This design comes from an exercise in tuning for small area, a short achievable clock period and few clock cycles on the open sky130 flow, not from production work.
Function was checked by simulation only, so behaviour that the tests miss may differ from the original.
Some runs may be left out. An edit can pass the tests and still lose a function that they never use.

[config.mk]
export PLATFORM = sky130hd
export DESIGN_NAME = CHIP
export DESIGN_NICKNAME = CHIP
export VERILOG_FILES = /design/flow/design.v
export SDC_FILE = /design/flow/constraint.sdc
export NUM_CORES = 8
export LEC_CHECK = 0
export CAP_MARGIN = 20
export CORE_MARGIN = 2
export CORE_UTILIZATION = 40
export SLEW_MARGIN = 20
[constraint.sdc]
create_clock -name core_clock -period 16.5 [get_ports {clk}]
set_input_delay 3.3000 -clock core_clock [delete_from_list [all_inputs] [get_ports {clk}]]
set_output_delay 3.3000 -clock core_clock [all_outputs]
set_load 0.01 [all_outputs]
[design.v]
module CHIP(clk,
            rst_n,
            mem_wen_D,
            mem_addr_D,
            mem_wdata_D,
            mem_rdata_D,
            mem_addr_I,
            mem_rdata_I
    );
    input         clk, rst_n ;
    output        mem_wen_D  ;   
    output [31:0] mem_addr_D ;   
    output [31:0] mem_wdata_D;   
    input  [31:0] mem_rdata_D;   
    output [31:0] mem_addr_I ;
    input  [31:0] mem_rdata_I;
    reg    [31:0] PC          ;              
    wire   [31:0] PC_nxt      ;              
    wire          regWrite    ;              
    wire   [ 4:0] rs1, rs2, rd;              
    wire   [31:0] rs1_data    ;              
    wire   [31:0] rs2_data    ;              
    wire   [31:0] rd_data     ;              
    wire [31:0] imme, imme_shifted;
    wire [ 6:0] opcode;
    wire [ 9:0] control;
    wire [ 1:0] ALUOp;
    wire [31:0] ALU_rs1, ALU_rs2;
    wire ALUSrc, MemtoReg, RegWrite, Branch, AUIPC;
    wire [ 3:0] ALU_ctrl;
    wire [31:0] ALU_result_single, ALU_result_multi, ALU_result;
    wire branch_ctrl;
    wire ready;
    wire multi;        
    wire Jal, Jalr;
    wire [ 1:0] mul_mode;   
    reg_file reg0(                           
        .clk(clk),                           
        .rst_n(rst_n),                       
        .wen(regWrite),                      
        .a1(rs1),                            
        .a2(rs2),                            
        .aw(rd),                             
        .d(rd_data),                         
        .q1(rs1_data),                       
        .q2(rs2_data));                      
    InstructionDecoder U0 (.instruction(mem_rdata_I), .opcode(opcode), .R1(rs1), .R2(rs2), .RD(rd));
    Control            U1 (.opcode(opcode), .control(control));
    ImmediateGenerator U2 (.In(mem_rdata_I), .Out(imme));
    ALUControl         U3 (.ALUOp(ALUOp), .funct7({mem_rdata_I[30], mem_rdata_I[25]}), .funct3(mem_rdata_I[14:12]), .Control(ALU_ctrl));
    ALU_Single_Cycle   U4 (.a(ALU_rs1), .b(ALU_rs2), .ALU_ctrl(ALU_ctrl), .ALU_result(ALU_result_single), .branch_ctrl(branch_ctrl));   
    ALU_Multi_Cycle    U5 (.clk(clk), .rst_n(rst_n), .valid(multi), .ready(ready), .mode(mul_mode), .in_A(rs1_data), .in_B(rs2_data), .out(ALU_result_multi));  
    assign mem_addr_I = PC;
    assign ALUSrc = control[9];
    assign MemtoReg = control[8];
    assign regWrite = (ready || control[7]);
    assign mem_wen_D = control[6];
    assign Branch = control[5];
    assign Jal = control[4];
    assign Jalr = control[3];
    assign AUIPC = control[2];
    assign ALUOp[1] = control[1];
    assign ALUOp[0] = control[0];
    assign ALU_rs1 = (Jal || Jalr || AUIPC) ? PC : rs1_data;
    assign ALU_rs2 = ALUSrc ? imme : ((Jal || Jalr) ? 32'd4 : rs2_data);
    assign multi = ((ALU_ctrl == 4'b0111 || ALU_ctrl == 4'b1000) && (!ready));
    assign mul_mode = (ALU_ctrl == 4'b1000) ? 2'd1 : 2'd0;
    assign ALU_result = (ready)? ALU_result_multi : ALU_result_single;
    assign rd_data = MemtoReg ? mem_rdata_D : ALU_result;
    assign PC_nxt = ((Branch && branch_ctrl) || Jal) ? (PC + imme_shifted) : (Jalr ? (rs1_data + imme) : (multi ? PC : PC + 32'd4));
    assign imme_shifted = imme << 1;
    assign mem_addr_D = ALU_result;
    assign mem_wdata_D = rs2_data;
    always @(posedge clk or negedge rst_n) begin
        if (!rst_n) begin
            PC <= 32'h00400000;  
        end
        else begin
            PC <= PC_nxt; 
        end
    end
endmodule
module InstructionDecoder(
 input  [31:0] instruction,
 output [6:0]  opcode,
 output [4:0]  R1,
 output [4:0]  R2,
 output [4:0]  RD
);
 assign opcode = instruction[6:0];
 assign R1     = instruction[19:15];
 assign R2     = instruction[24:20];
 assign RD     = instruction[11:7];
endmodule
module Control(
    input [6:0] opcode,
    output reg [9:0] control
);
    always @(*) begin
        case(opcode)
        7'b0110011 : control = 10'b0010000010;  
        7'b0010111 : control = 10'b1010000100;  
        7'b0100011 : control = 10'b1001000000;  
        7'b0000011 : control = 10'b1110000000;  
        7'b1100011 : control = 10'b0000100001;  
        7'b1100111 : control = 10'b0010001000;  
        7'b1101111 : control = 10'b0010010000;  
        7'b0010011 : control = 10'b1010000011;  
        default :    control = 10'b0000000000;
        endcase
    end
endmodule
module ImmediateGenerator(
    input [31:0] In,
    output reg [31:0] Out);
    always @(*) begin
        case(In[6:0]) 
            7'b0010111 : Out = {In[31:12], 12'b0};   
            7'b1101111 : Out = {{12{In[31]}} ,In[31], In[19:12], In[20], In[30:21]};  
            7'b1100111 : Out = {{20{In[31]}},In[31:20]}; 
            7'b1100011 : Out = {{20{In[31]}},In[31], In[7], In[30:25], In[11:8]};  
            7'b0000011 : Out = {{20{In[31]}},In[31:20]}; 
            7'b0100011 : Out = {{20{In[31]}},In[31:25],In[11:7]}; 
            7'b0010011 : 
                begin
                case (In[12])
                    1'b0 : Out = {{20{In[31]}},In[31:20]};
                    1'b1 : Out = {27'b0, In[24:20]};
                    default : Out = 32'b0;
                endcase                  
                end
            default : Out = {32'b0};
        endcase
    end
endmodule
module ALUControl(
    input [1:0] ALUOp,
    input [1:0]funct7,
    input [2:0] funct3, 
    output reg [3:0] Control
    );
    always @(*) begin
        case (ALUOp)
            2'b00 : Control = 4'b0000;  
            2'b01 : begin
                case(funct3)
                    3'b000 : Control = 4'b0010; 
                    3'b101 : Control = 4'b0011; 
                    default : Control = 4'bxxxx;
                endcase
            end
            2'b10 : begin 
                case({funct7,funct3})
                    5'b00000 : Control = 4'b0000; 
                    5'b10000 : Control = 4'b0010; 
                    5'b00100 : Control = 4'b0100; 
                    5'b01000 : Control = 4'b0111; 
                    5'b01100 : Control = 4'b1000; 
                    default : Control = 4'bxxxx;
                endcase
            end
            2'b11 : begin
                case(funct3)
                    3'b000 : Control = 4'b0000; 
                    3'b010 : Control = 4'b0001; 
                    3'b001 : Control = 4'b0110; 
                    3'b101 : Control = 4'b0101; 
                    default : Control = 4'bxxxx;
                endcase
            end
            default: Control = 4'bxxxx;
        endcase
    end
endmodule
module ALU_Single_Cycle(a, b, ALU_ctrl, ALU_result, branch_ctrl);
    input  [31:0] a, b;
    input  [ 3:0] ALU_ctrl;
    output reg [31:0] ALU_result;
    output branch_ctrl;
    parameter add  = 4'b0000;
    parameter slti = 4'b0001;
    parameter sub1 = 4'b0010;
    parameter sub2 = 4'b0011;
    parameter xor1 = 4'b0100;
    parameter srai = 4'b0101;
    parameter slli = 4'b0110;
    parameter mul  = 4'b0111;
    parameter auipc = 4'b1000;
    always @(*) begin
        case (ALU_ctrl)
            add:  ALU_result = a + b;
            sub1: ALU_result = a - b;
            xor1: ALU_result = a ^ b;
            srai: ALU_result = $signed(a) >>> b[4:0];
            slli: ALU_result = a << b[4:0];
            slti: ALU_result = ($signed(a) < $signed(b)) ? 32'b1 : 32'b0;              
            sub2: ALU_result = a - b;
            auipc: ALU_result = b + a;
            default: ALU_result = 32'b0;
        endcase
    end
    assign branch_ctrl = ((ALU_ctrl == sub1 && a == b) || (ALU_ctrl == sub2 && $signed(a) >= $signed(b)));
endmodule
module ALU_Multi_Cycle(clk, rst_n, valid, ready, mode, in_A, in_B, out);
    input         clk, rst_n;
    input         valid;
    input  [1:0]  mode;  
    output        ready;
    input  [31:0] in_A, in_B;
    output [63:0] out;
    parameter IDLE = 3'd0;
    parameter MUL  = 3'd1;
    parameter DIV  = 3'd2;
    parameter SHIFT = 3'd3;
    parameter AVG = 3'd4;
    parameter OUT  = 3'd5;
    reg  [ 2:0] state, state_nxt;
    reg  [ 4:0] counter, counter_nxt;
    reg  [63:0] shreg, shreg_nxt;
    reg  [31:0] alu_in, alu_in_nxt;
    reg  [32:0] alu_out;
    wire [63:0] out;
    assign out = shreg;
    assign ready = (state == OUT) ? 1 : 0;
    always @(*) begin
        case(state)
            IDLE: begin
                if      (valid == 0)              state_nxt = IDLE;
                else if (valid == 1 && mode == 0) state_nxt = MUL;
                else if (valid == 1 && mode == 1) state_nxt = DIV;
                else if (valid == 1 && mode == 2) state_nxt = SHIFT;
                else                              state_nxt = AVG;    
            end
            MUL :
                if (counter == 31) state_nxt = OUT;
                else               state_nxt = MUL;
            DIV :
                if (counter == 31) state_nxt = OUT;
                else               state_nxt = DIV;
            SHIFT :
                state_nxt = OUT;
            AVG : 
                state_nxt = OUT;
            OUT : 
                state_nxt = IDLE;
            default :
                state_nxt = IDLE;
        endcase
    end
    always @(*) begin
        if (state == MUL || state == DIV) counter_nxt = counter + 1'b1;
        else                              counter_nxt = 0; 
        end
    always @(*) begin
        case(state)
            IDLE: begin
                if (valid) alu_in_nxt = in_B;
                else       alu_in_nxt = 0;
            end
            OUT : alu_in_nxt = 0;
            default: alu_in_nxt = alu_in;
        endcase
    end
    wire [32:0] MUL_tmp;
    assign MUL_tmp = (shreg[0] == 1) ? (shreg[63:32] + alu_in) : shreg[63:32];
    always @(*) begin
        if      (state == MUL)   alu_out = MUL_tmp;
        else if (state == DIV)   alu_out = shreg[62:31] - alu_in;
        else                     alu_out = alu_in;
    end
    wire [32:0] AVG_tmp;
    wire [63:0] DIV_tmp;
    assign AVG_tmp = shreg[31:0] + alu_in;
    assign DIV_tmp = (alu_out[32] == 1) ? (shreg << 1) : {alu_out[31:0],shreg[30:0], 1'b1};
    always @(*) begin
        if      (state == IDLE && valid == 1) shreg_nxt = {32'b0, in_A};
        else if (state == MUL)                shreg_nxt = {alu_out, shreg[31:1]};
        else if (state == DIV)                shreg_nxt = DIV_tmp;
        else if (state == SHIFT)              shreg_nxt = {32'b0, shreg[31:0] >> alu_in[2:0]};
        else if (state == AVG)                shreg_nxt = {32'b0, AVG_tmp >> 1};
        else                                  shreg_nxt = 64'b0;
    end
    always @(posedge clk or negedge rst_n) begin
        if (!rst_n) begin
            state   <= IDLE;
            counter <= 0;
            alu_in  <= 0; 
            shreg   <= 0;
        end
        else begin
            state   <= state_nxt;
            counter <= counter_nxt;
            alu_in  <= alu_in_nxt;
            shreg   <= shreg_nxt;
        end
    end
endmodule
module reg_file(clk, rst_n, wen, a1, a2, aw, d, q1, q2);
    parameter BITS = 32;
    parameter word_depth = 32;
    parameter addr_width = 5;  
    input clk, rst_n, wen;  
    input [BITS-1:0] d;
    input [addr_width-1:0] a1, a2, aw;
    output [BITS-1:0] q1, q2;
    reg [BITS-1:0] mem [0:word_depth-1];
    reg [BITS-1:0] mem_nxt [0:word_depth-1];
    integer i;
    assign q1 = mem[a1];
    assign q2 = mem[a2];
    always @(*) begin
        for (i=0; i<word_depth; i=i+1)
            mem_nxt[i] = (wen && (aw == i)) ? d : mem[i];
    end
    always @(posedge clk or negedge rst_n) begin
        if (!rst_n) begin
            mem[0] <= 0;  
            for (i=1; i<word_depth; i=i+1) begin
                case(i)
                    32'd2: mem[i] <= 32'h7fffeffc;  
                    32'd3: mem[i] <= 32'h10008000;  
                    default: mem[i] <= 32'h0;
                endcase
            end
        end
        else begin
            mem[0] <= 0;
            for (i=1; i<word_depth; i=i+1)
                mem[i] <= mem_nxt[i];
        end
    end
endmodule
[run.sh]
#!/bin/bash
# synth_recipe.tcl (not shown) runs the flow's synth.tcl, then flattens the netlist and writes it again
# the make line also repeats each setting of config.mk as NAME=value (left out here)
make -C /OpenROAD-flow-scripts/flow DESIGN_CONFIG=/design/flow/config.mk WORK_HOME=/design/flow/orfs CLKGATE_MAP_FILE= SYNTH_SCRIPT=/design/flow/synth_recipe.tcl finish
### Cell outlines without signal wires, run 1

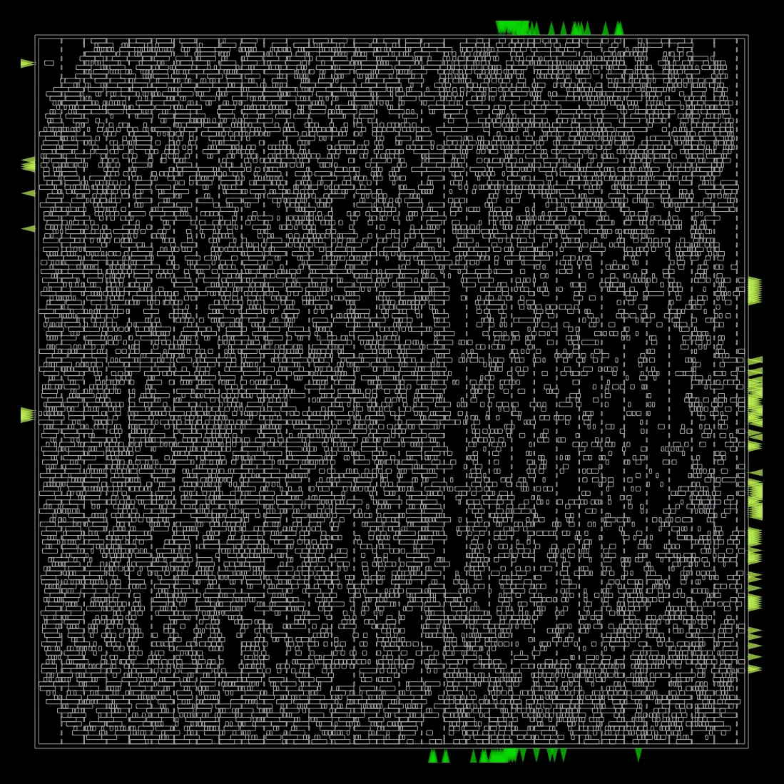
row count: 159
count of flip-flops and latches: 1128

### Port wiring, run 1

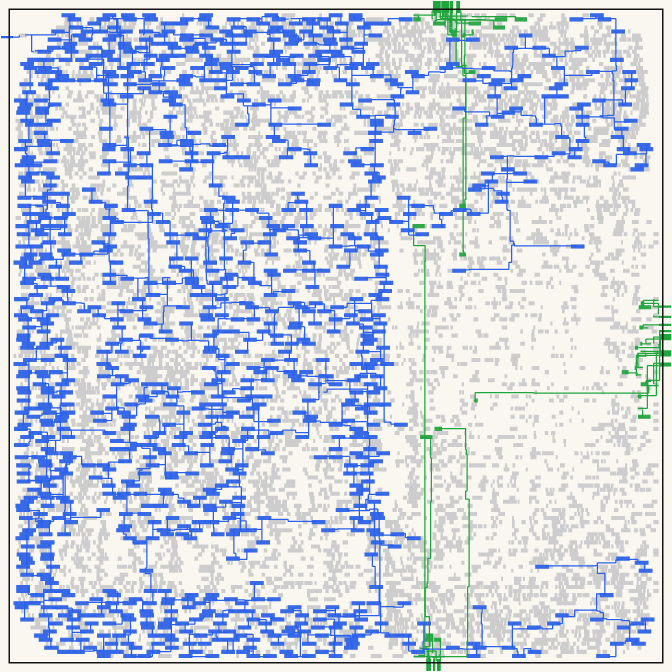
rst_n: drawn in blue, direction input, edge west, end cells 1128, buffers 15, wire 10900 um. mem_rdata_D: drawn in green, direction input, edge 14 north, 12 east, 6 south, end cells 32, buffers 32, wire 1940 um.

### Track usage over the die, run 1

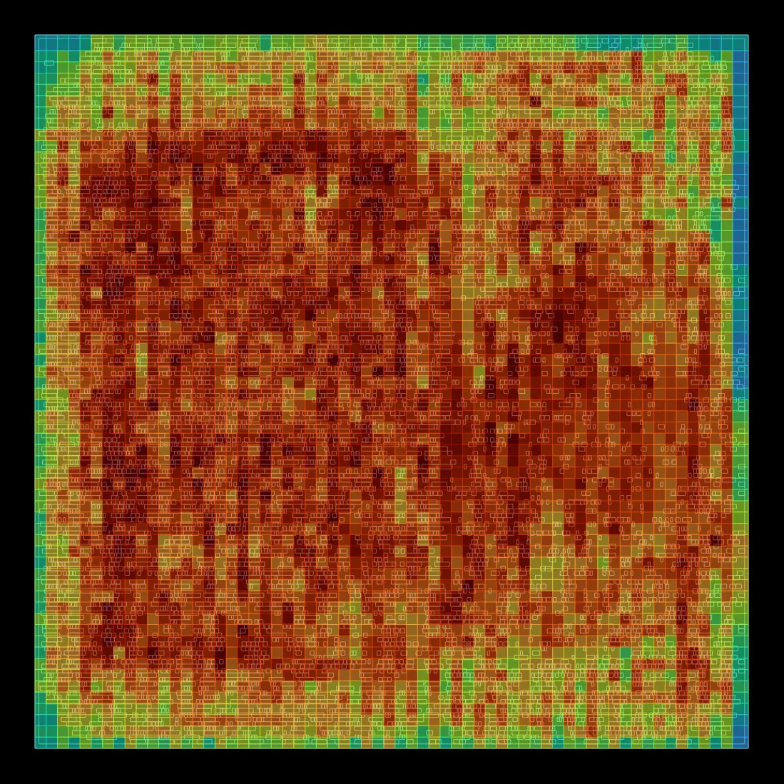
overall global routing resource usage: 48.8%
met1 GRT Util: 60.0%
Avg WL per Cell: 41.6 um
final cell utilization of the core: 45.6%

==> results_dict.tcl, run 1 <==
set metrics [dict create \
    grt_max_degree 159 \
    finalWorstSetupSlack_ns 0.185 \
    critPathLaunch "mem_rdata_I[23]" \
    area_share_clock_buf_inv_pct 5.43 \
    end_kind "output pin" \
    synth.cells.most_frequent "1262 x nand2_1, 1097 x dfrtp_1, 890 x o21ai_0" \
    final_area_um2 85400 \
    largest_register "reg0.mem" \
    outcome "finished clean" \
    slew_headroom_pct 13.7 \
    dp_hpwl_um 344000 \
    final.hold.worst_slack_ns 0.472 \
    r2r-end "reg0.mem[14][30]" \
    met1_length_um 178000 \
    multi_input_area_share_pct 51.3 \
    worstSkewPairLatency_ns 0.87 \
    numCtsBuffers 134 \
    postCtsResizedCells 0 \
    dp_cells 11301 \
    multi_input_comb_cells 6954 \
    grt_pass1_vias 75632 \
    synth_top_area_cell "dfrtp_1" \
    crit_fanout 16 \
    met3_usage_pct 16.0 \
    setup_repair_after_global_routing_missed_its_margin "false" \
    synth_cells 9028 \
    drt_pass1_iterations 12 \
    number_of_post_cts_setup_repair_buffers 0 \
    detailed_place.area_um2 80600 \
    synth_simple_gate_area_share_pct 20.5 \
    dpl_worst_slack_ns 1.03 \
    timing.critical_path.max_delay_family "simple AND/OR/NAND/NOR gates" \
    design.portCount 163 \
    post-synth-top-count-cell "nand2_1" \
    synth_cell_types 122 \
    antenna_found_initial 35 \
    totalNegativeSetupSlack_ns 0 \
    hp-class "reg2reg" \
]
Testbench counts for the RTL of run 1, summed over its fixed seeds: cycles 66,991.
==> run 2: too many edits to list; what changed since run 1 <==
design.v: 332 -> 1753 lines; modules unchanged: 0
  CHIP: edited, 82 -> 229 lines
  mul_cs: new, 1524 lines
  removed: InstructionDecoder, Control, ImmediateGenerator, ALUControl, ALU_Single_Cycle, ALU_Multi_Cycle, reg_file
==> module CHIP as of run 2 <==
module CHIP(clk,
            rst_n,
            mem_wen_D,
            mem_addr_D,
            mem_wdata_D,
            mem_rdata_D,
            mem_addr_I,
            mem_rdata_I
    );
    input         clk, rst_n ;
    output        mem_wen_D  ;
    output [31:0] mem_addr_D ;
    output [31:0] mem_wdata_D;
    input  [31:0] mem_rdata_D;
    output [31:0] mem_addr_I ;
    input  [31:0] mem_rdata_I;
    reg  [31:0] pcF;
    reg  [31:0] irD;
    reg         vD;
    reg  [32:0] A;
    reg  [31:0] B, S;
    reg  [ 4:0] rdE;
    reg         wE, eAdd, eSub, eXor, eSlt, eSll, eSra, eLnk;
    reg         ldE, stE, brE, geE, jrE, mulE, divE;
    reg         dRun;           
    reg  [ 4:0] dCnt;
    reg  [31:0] R, WD;
    reg  [ 4:0] rdM;
    reg         wM, stM, ldM, mulM;
    assign mem_addr_I  = pcF;
    assign mem_addr_D  = R;
    assign mem_wdata_D = WD;
    assign mem_wen_D   = stM;
    wire [6:0] op  = irD[6:0];
    wire [2:0] f3  = irD[14:12];
    wire [4:0] rs1 = irD[19:15];
    wire [4:0] rs2 = irD[24:20];
    wire [4:0] rd  = irD[11:7];
    wire dJal   = op[3];
    wire dJalr  = op[6] & op[2] & ~op[3];
    wire dBr    = op[6] & ~op[2];
    wire dAuipc = ~op[6] & op[2];
    wire dR     = ~op[6] & op[5] & op[4];
    wire dSt    = ~op[6] & op[5] & ~op[4];
    wire dI     = ~op[6] & ~op[5] & op[4] & ~op[2];
    wire dLd    = ~op[6] & ~op[5] & ~op[4] & ~op[2];
    wire dMD    = dR & irD[25];
    wire dMul   = dMD & ~f3[2];
    wire dDiv   = dMD & f3[2];
    wire useRs1 = ~(dJal | dAuipc);
    wire useRs2 = dR | dSt | dBr;
    wire dWr    = ~(dSt | dBr) & (rd != 5'd0);
    wire [31:0] immI = {{20{irD[31]}}, irD[31:20]};
    wire [31:0] immS = {{20{irD[31]}}, irD[31:25], irD[11:7]};
    wire [31:0] immB = {{20{irD[31]}}, irD[7], irD[30:25], irD[11:8], 1'b0};
    wire [31:0] immJ = {{12{irD[31]}}, irD[19:12], irD[20], irD[30:21], 1'b0};
    wire [31:0] immU = {irD[31:12], 12'b0};
    wire [31:0] pcD  = pcF - 32'd4;
    wire [31:0] immP = dBr ? immB : (dJal ? immJ : immU);
    wire [31:0] tgtD = pcD + immP;
    reg  [31:0] rf [1:31];
    reg  [31:1] rfv;
    wire [31:0] mres;
    function [31:0] rfread;
        input [4:0] a;
        input [31:0] q;
        input        v;
        begin
            if (v)                 rfread = q;
            else if (a == 5'd2)    rfread = 32'h7fffeffc;
            else if (a == 5'd3)    rfread = 32'h10008000;
            else                   rfread = 32'd0;
        end
    endfunction
    wire [31:0] rfq1 = (rs1 == 5'd0) ? 32'd0 : rf[rs1];
    wire [31:0] rfq2 = (rs2 == 5'd0) ? 32'd0 : rf[rs2];
    wire        rfv1 = (rs1 == 5'd0) ? 1'b0 : rfv[rs1];
    wire        rfv2 = (rs2 == 5'd0) ? 1'b0 : rfv[rs2];
    wire [31:0] q1 = rfread(rs1, rfq1, rfv1);
    wire [31:0] q2 = rfread(rs2, rfq2, rfv2);
    wire [31:0] eRes;
    wire e1 = wE & (rdE == rs1);
    wire e2 = wE & (rdE == rs2);
    wire m1 = wM & (rdM == rs1);
    wire m2 = wM & (rdM == rs2);
    wire [31:0] rs1v = e1 ? eRes : (m1 ? mres : q1);
    wire [31:0] rs2v = e2 ? eRes : (m2 ? mres : q2);
    wire eSlow   = ldE | mulE;
    wire dHaz    = vD & ((useRs1 & e1 & eSlow) | (useRs2 & e2 & eSlow));
    wire divLast;
    wire eHold   = divE & ~divLast;
    wire stallD  = eHold | dHaz;
    wire redirE;
    wire [31:0] tgtE;
    wire redirD  = vD & dJal & ~stallD & ~redirE;
    wire issue   = vD & ~stallD & ~redirE;      
    always @(posedge clk or negedge rst_n) begin
        if (!rst_n) begin
            pcF <= 32'h00400000;
            vD  <= 1'b0;
        end else begin
            if (redirE) begin
                pcF <= tgtE;
                vD  <= 1'b0;
            end else if (!stallD) begin
                if (redirD) begin
                    pcF <= tgtD;
                    vD  <= 1'b0;
                end else begin
                    pcF <= pcF + 32'd4;
                    vD  <= 1'b1;
                end
            end
        end
    end
    always @(posedge clk) begin
        if (!stallD) irD <= mem_rdata_I;
    end
    wire [33:0] sum = {1'b0, A} + {1'b0, eSub ? ~{1'b0, B} : {1'b0, B}} + {33'd0, eSub};
    wire [31:0] xorv = A[31:0] ^ B;
    wire        eq   = (xorv == 32'd0);
    wire        lt   = (A[31] ^ B[31]) ? A[31] : sum[31];
    wire [31:0] sll  = A[31:0] << B[4:0];
    wire [31:0] sra  = $signed(A[31:0]) >>> B[4:0];
    assign redirE = brE & (geE ? ~lt : eq) | jrE;
    assign tgtE   = jrE ? sum[31:0] : S;
    function [5:0] clz;
        input [31:0] x;
        integer k;
        begin
            clz = 6'd32;
            for (k = 0; k < 32; k = k + 1)
                if (x[k]) clz = 6'd31 - k[5:0];
        end
    endfunction
    wire [5:0]  za    = clz(A[31:0]);
    wire [5:0]  zb    = clz(B);
    wire [5:0]  dsh   = zb - za;
    wire        bZero = zb[5];
    wire        aLess = (za > zb);
    wire        dFast = ~dRun & (bZero | aLess);
    assign      divLast = dRun ? (dCnt == 5'd0) : dFast;
    wire        ge    = sum[33];
    wire [31:0] divRes = dRun ? {S[30:0], ge} : {32{bZero}};
    assign eRes = ({32{eAdd}} & sum[31:0])
                | ({32{eXor}} & xorv)
                | ({32{eSlt}} & {31'd0, lt})
                | ({32{eSll}} & sll)
                | ({32{eSra}} & sra)
                | ({32{eLnk}} & S)
                | ({32{divE}} & divRes);
    wire [31:0] ms, mc;
    mul_cs u_mul(.a(A[31:0]), .b(B), .s(ms), .c(mc));
    wire [31:0] nB = (dI | dLd | dSt | dJalr) ? (dSt ? immS : immI) : rs2v;
    wire [31:0] nS = (dBr | dAuipc) ? tgtD : ((dJal | dJalr) ? pcF : rs2v);
    always @(posedge clk or negedge rst_n) begin
        if (!rst_n) begin
            wE <= 1'b0; eAdd <= 1'b0; eSub <= 1'b0; eXor <= 1'b0; eSlt <= 1'b0;
            eSll <= 1'b0; eSra <= 1'b0; eLnk <= 1'b0; ldE <= 1'b0; stE <= 1'b0;
            brE <= 1'b0; geE <= 1'b0; jrE <= 1'b0; mulE <= 1'b0; divE <= 1'b0;
            dRun <= 1'b0;
        end else if (eHold) begin
            dRun <= 1'b1;
        end else begin
            dRun <= 1'b0;
            wE   <= issue & dWr;
            eAdd <= issue & ((dR & ~irD[25] & ~f3[2]) | (dI & f3 == 3'b000) | dLd | dSt);
            eSub <= issue & ((dR & irD[30]) | (dI & f3 == 3'b010) | dBr | dDiv);
            eXor <= issue & dR & ~irD[25] & f3[2];
            eSlt <= issue & dI & (f3 == 3'b010);
            eSll <= issue & dI & (f3 == 3'b001);
            eSra <= issue & dI & (f3 == 3'b101);
            eLnk <= issue & (dJal | dJalr | dAuipc);
            ldE  <= issue & dLd;
            stE  <= issue & dSt;
            brE  <= issue & dBr;
            geE  <= f3[0];
            jrE  <= issue & dJalr;
            mulE <= issue & dMul;
            divE <= issue & dDiv;
        end
    end
    always @(posedge clk) begin
        if (eHold) begin
            if (!dRun) begin
                B    <= B << dsh[4:0];
                A    <= {1'b0, A[31:0]};
                S    <= 32'd0;
                dCnt <= dsh[4:0];
            end else begin
                A    <= {(ge ? sum[31:0] : A[31:0]), 1'b0};
                S    <= {S[30:0], ge};
                dCnt <= dCnt - 5'd1;
            end
        end else begin
            rdE <= rd;
            A   <= {1'b0, rs1v};
            B   <= nB;
            S   <= nS;
        end
    end
    always @(posedge clk or negedge rst_n) begin
        if (!rst_n) begin
            wM <= 1'b0; stM <= 1'b0; ldM <= 1'b0; mulM <= 1'b0;
        end else begin
            wM   <= wE & ~eHold;
            stM  <= stE;
            ldM  <= ldE;
            mulM <= mulE;
        end
    end
    always @(posedge clk) begin
        rdM <= rdE;
        R   <= mulE ? ms : eRes;
        WD  <= mulE ? mc : S;
    end
    assign mres = ldM ? mem_rdata_D : (mulM ? (R + WD) : R);
    integer i;
    always @(posedge clk or negedge rst_n) begin
        if (!rst_n) begin
            rfv <= 31'd0;
        end else if (wM) begin
            rfv[rdM] <= 1'b1;
        end
    end
    always @(posedge clk) begin
        if (wM) rf[rdM] <= mres;
    end
endmodule
### Cell outlines without signal wires, run 2

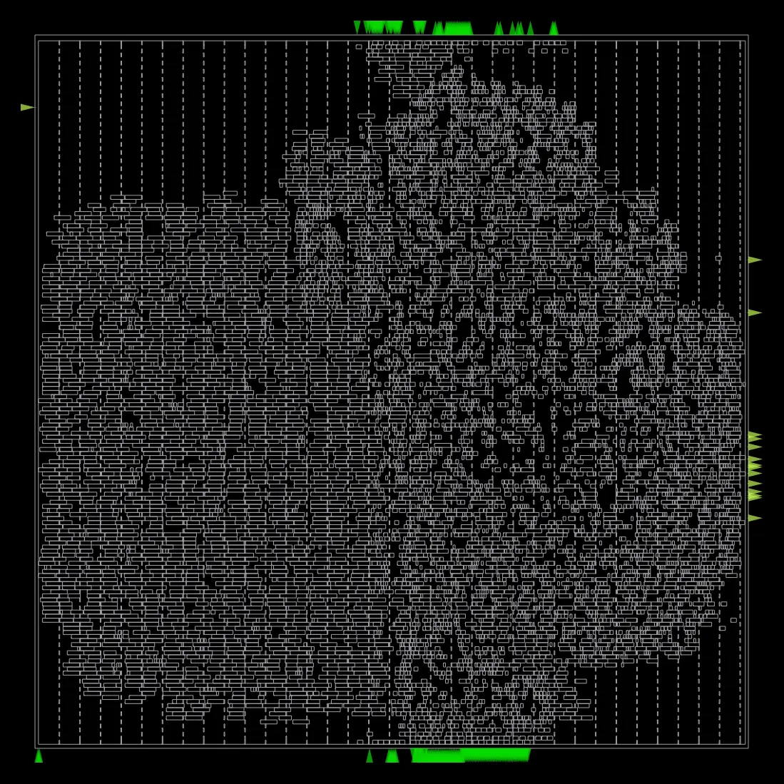
placeable core region: 223000 um2
post-route non-filler standard cell count: 10.4k
sequential share of cell area: 37.5%
count of fill cells added during filler insertion: 20.2k
Taps Inserted: 2975

### Track usage over the die, run 2

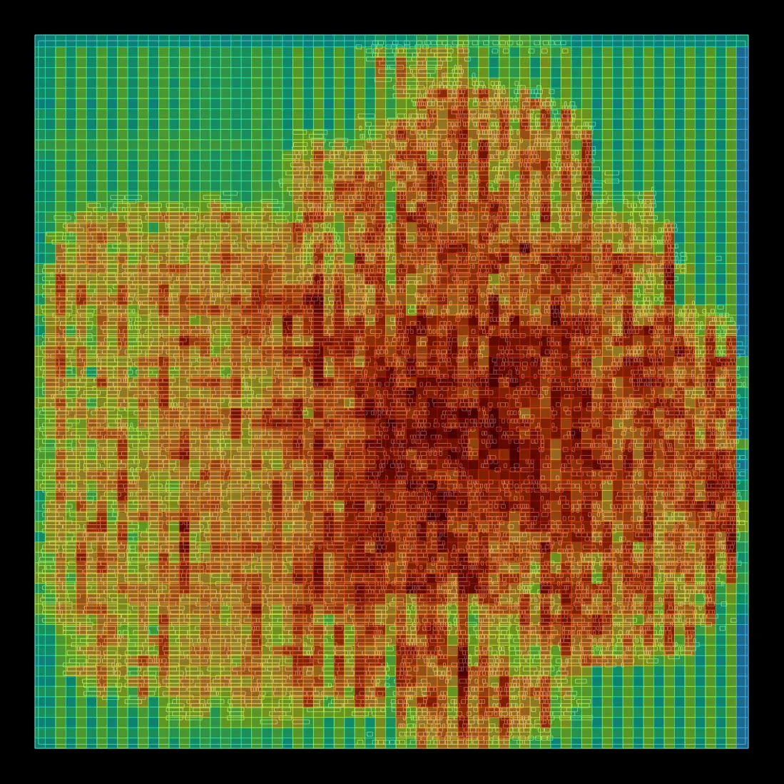
global-route layer with the greatest usage: met2
Avg WL per Cell: 34.7 um

### Pin placement, run 2

Bar = 100 um. Pins as bars across the die edge, other pins in grey.
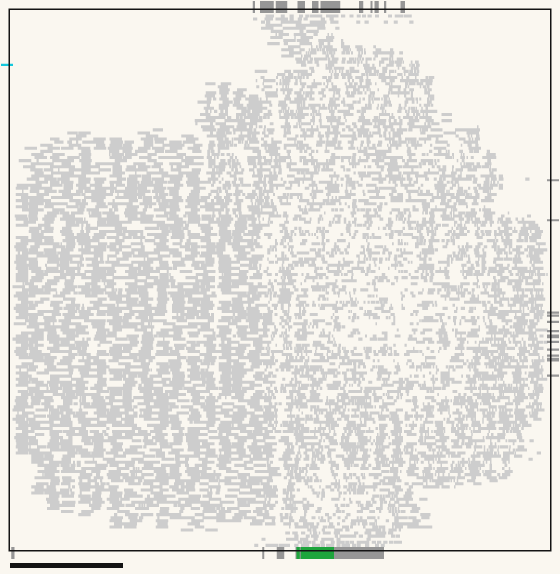
mem_rdata_D: drawn in green, pins 32, direction input, edge south. clk: drawn in cyan, pins 1, direction input, edge west.
All pins by edge: 93 south, 55 north, 14 east, 1 west.

==> results_dict.tcl, run 2 <==
set metrics [dict create \
    outcome "finished clean" \
    design.portCount 163 \
    globalRouteOverflowTotal 0 \
    nFlopsAndLatches 1292 \
    synth_top_area_cell "edfxtp_1" \
    grt_max_degree 115 \
    antenna_found_initial 15 \
    topRoutingLayerUsed "met5" \
    dp_cells 10108 \
    num_rows 173 \
    synth_simple_gate_area_share_pct 9.43 \
    timing_worst_slew_pin_value_ns 1.33 \
    critical-path-top-cell-by-count "buf_4" \
    multi_input_comb_cells 4867 \
    setup_repair_after_global_routing_missed_its_margin "false" \
    synth_cells 7295 \
    mostFrequentLayoutCells "1096 x edfxtp_1, 657 x mux4_2, 566 x inv_1" \
    slew_headroom_pct 11.6 \
    postCtsResizedCells 0 \
    totalNegativeSetupSlack_ns 0 \
    met1_length_um 130000 \
    post-route-util_pct 44.7 \
    met1_usage_pct 38.4 \
    min_delay_path_depth 0 \
    detailed_place.area_um2 94900 \
    synth.cells.most_frequent "1096 x edfxtp_1, 657 x mux4_2, 568 x inv_1" \
    drc 0 \
    worstSkewPairLatency_ns 0.84 \
    area_share_clock_buf_inv_pct 4.58 \
    post-synth-top-count-cell "edfxtp_1" \
    r2r-end "A[20]" \
    drt_pass1_iterations 10 \
    timing.critical_path.max_delay_family "buffers and inverters" \
    final_area_um2 99500 \
    dpl_worst_slack_ns 8.73 \
    hp-class "reg2reg" \
    gr-usage-all-layers_pct 31.2 \
    largest_registers "rf (992), A (33)" \
    met2RoutedLength_um 166000 \
    final.hold.worst_slack_ns 0.384 \
    end_kind "register" \
    met3_usage_pct 7.41 \
    numCtsBuffers 140 \
    largest_register "rf" \
    final-hold-violation-count 0 \
    number_of_post_cts_setup_repair_buffers 0 \
    dp_hpwl_um 236000 \
    synth_cell_types 104 \
    critPathLaunch "A[8]" \
    grt_pass1_vias 67015 \
]
Testbench counts for the RTL of run 2, summed over its fixed seeds: cycles 30,122.

## static timing again, ports no longer ideal
How much do the figures lean on ideal ports? The routed layouts below were timed once more, with nothing changed but the port constraints.
Step 1 (the two cells are an assumption about what drives the block):
set clk [get_ports {clk}]
set_driving_cell -lib_cell sky130_fd_sc_hd__clkbuf_16 $clk
set_driving_cell -lib_cell sky130_fd_sc_hd__buf_2 [delete_from_list [all_inputs] $clk]
Step 2 also shifts input and output timing later by t, the mid clock arrival at the registers, as if the neighbouring blocks saw the same clock.
Three values: no drivers, after step 1, after step 2; two values: the first two.
run	t (ns)	setup slack, ns	worst setup path after step 2
run 1	0.916	0.185 / 0.155 / 0.155	input to output
run 2	0.878	8.274 / 8.274 / 8.274	register to register
After both steps every run listed still meets setup and hold. The setup slack of run 1, which loses most, moves by -0.030 ns with the drivers and by -0.030 ns with both steps.
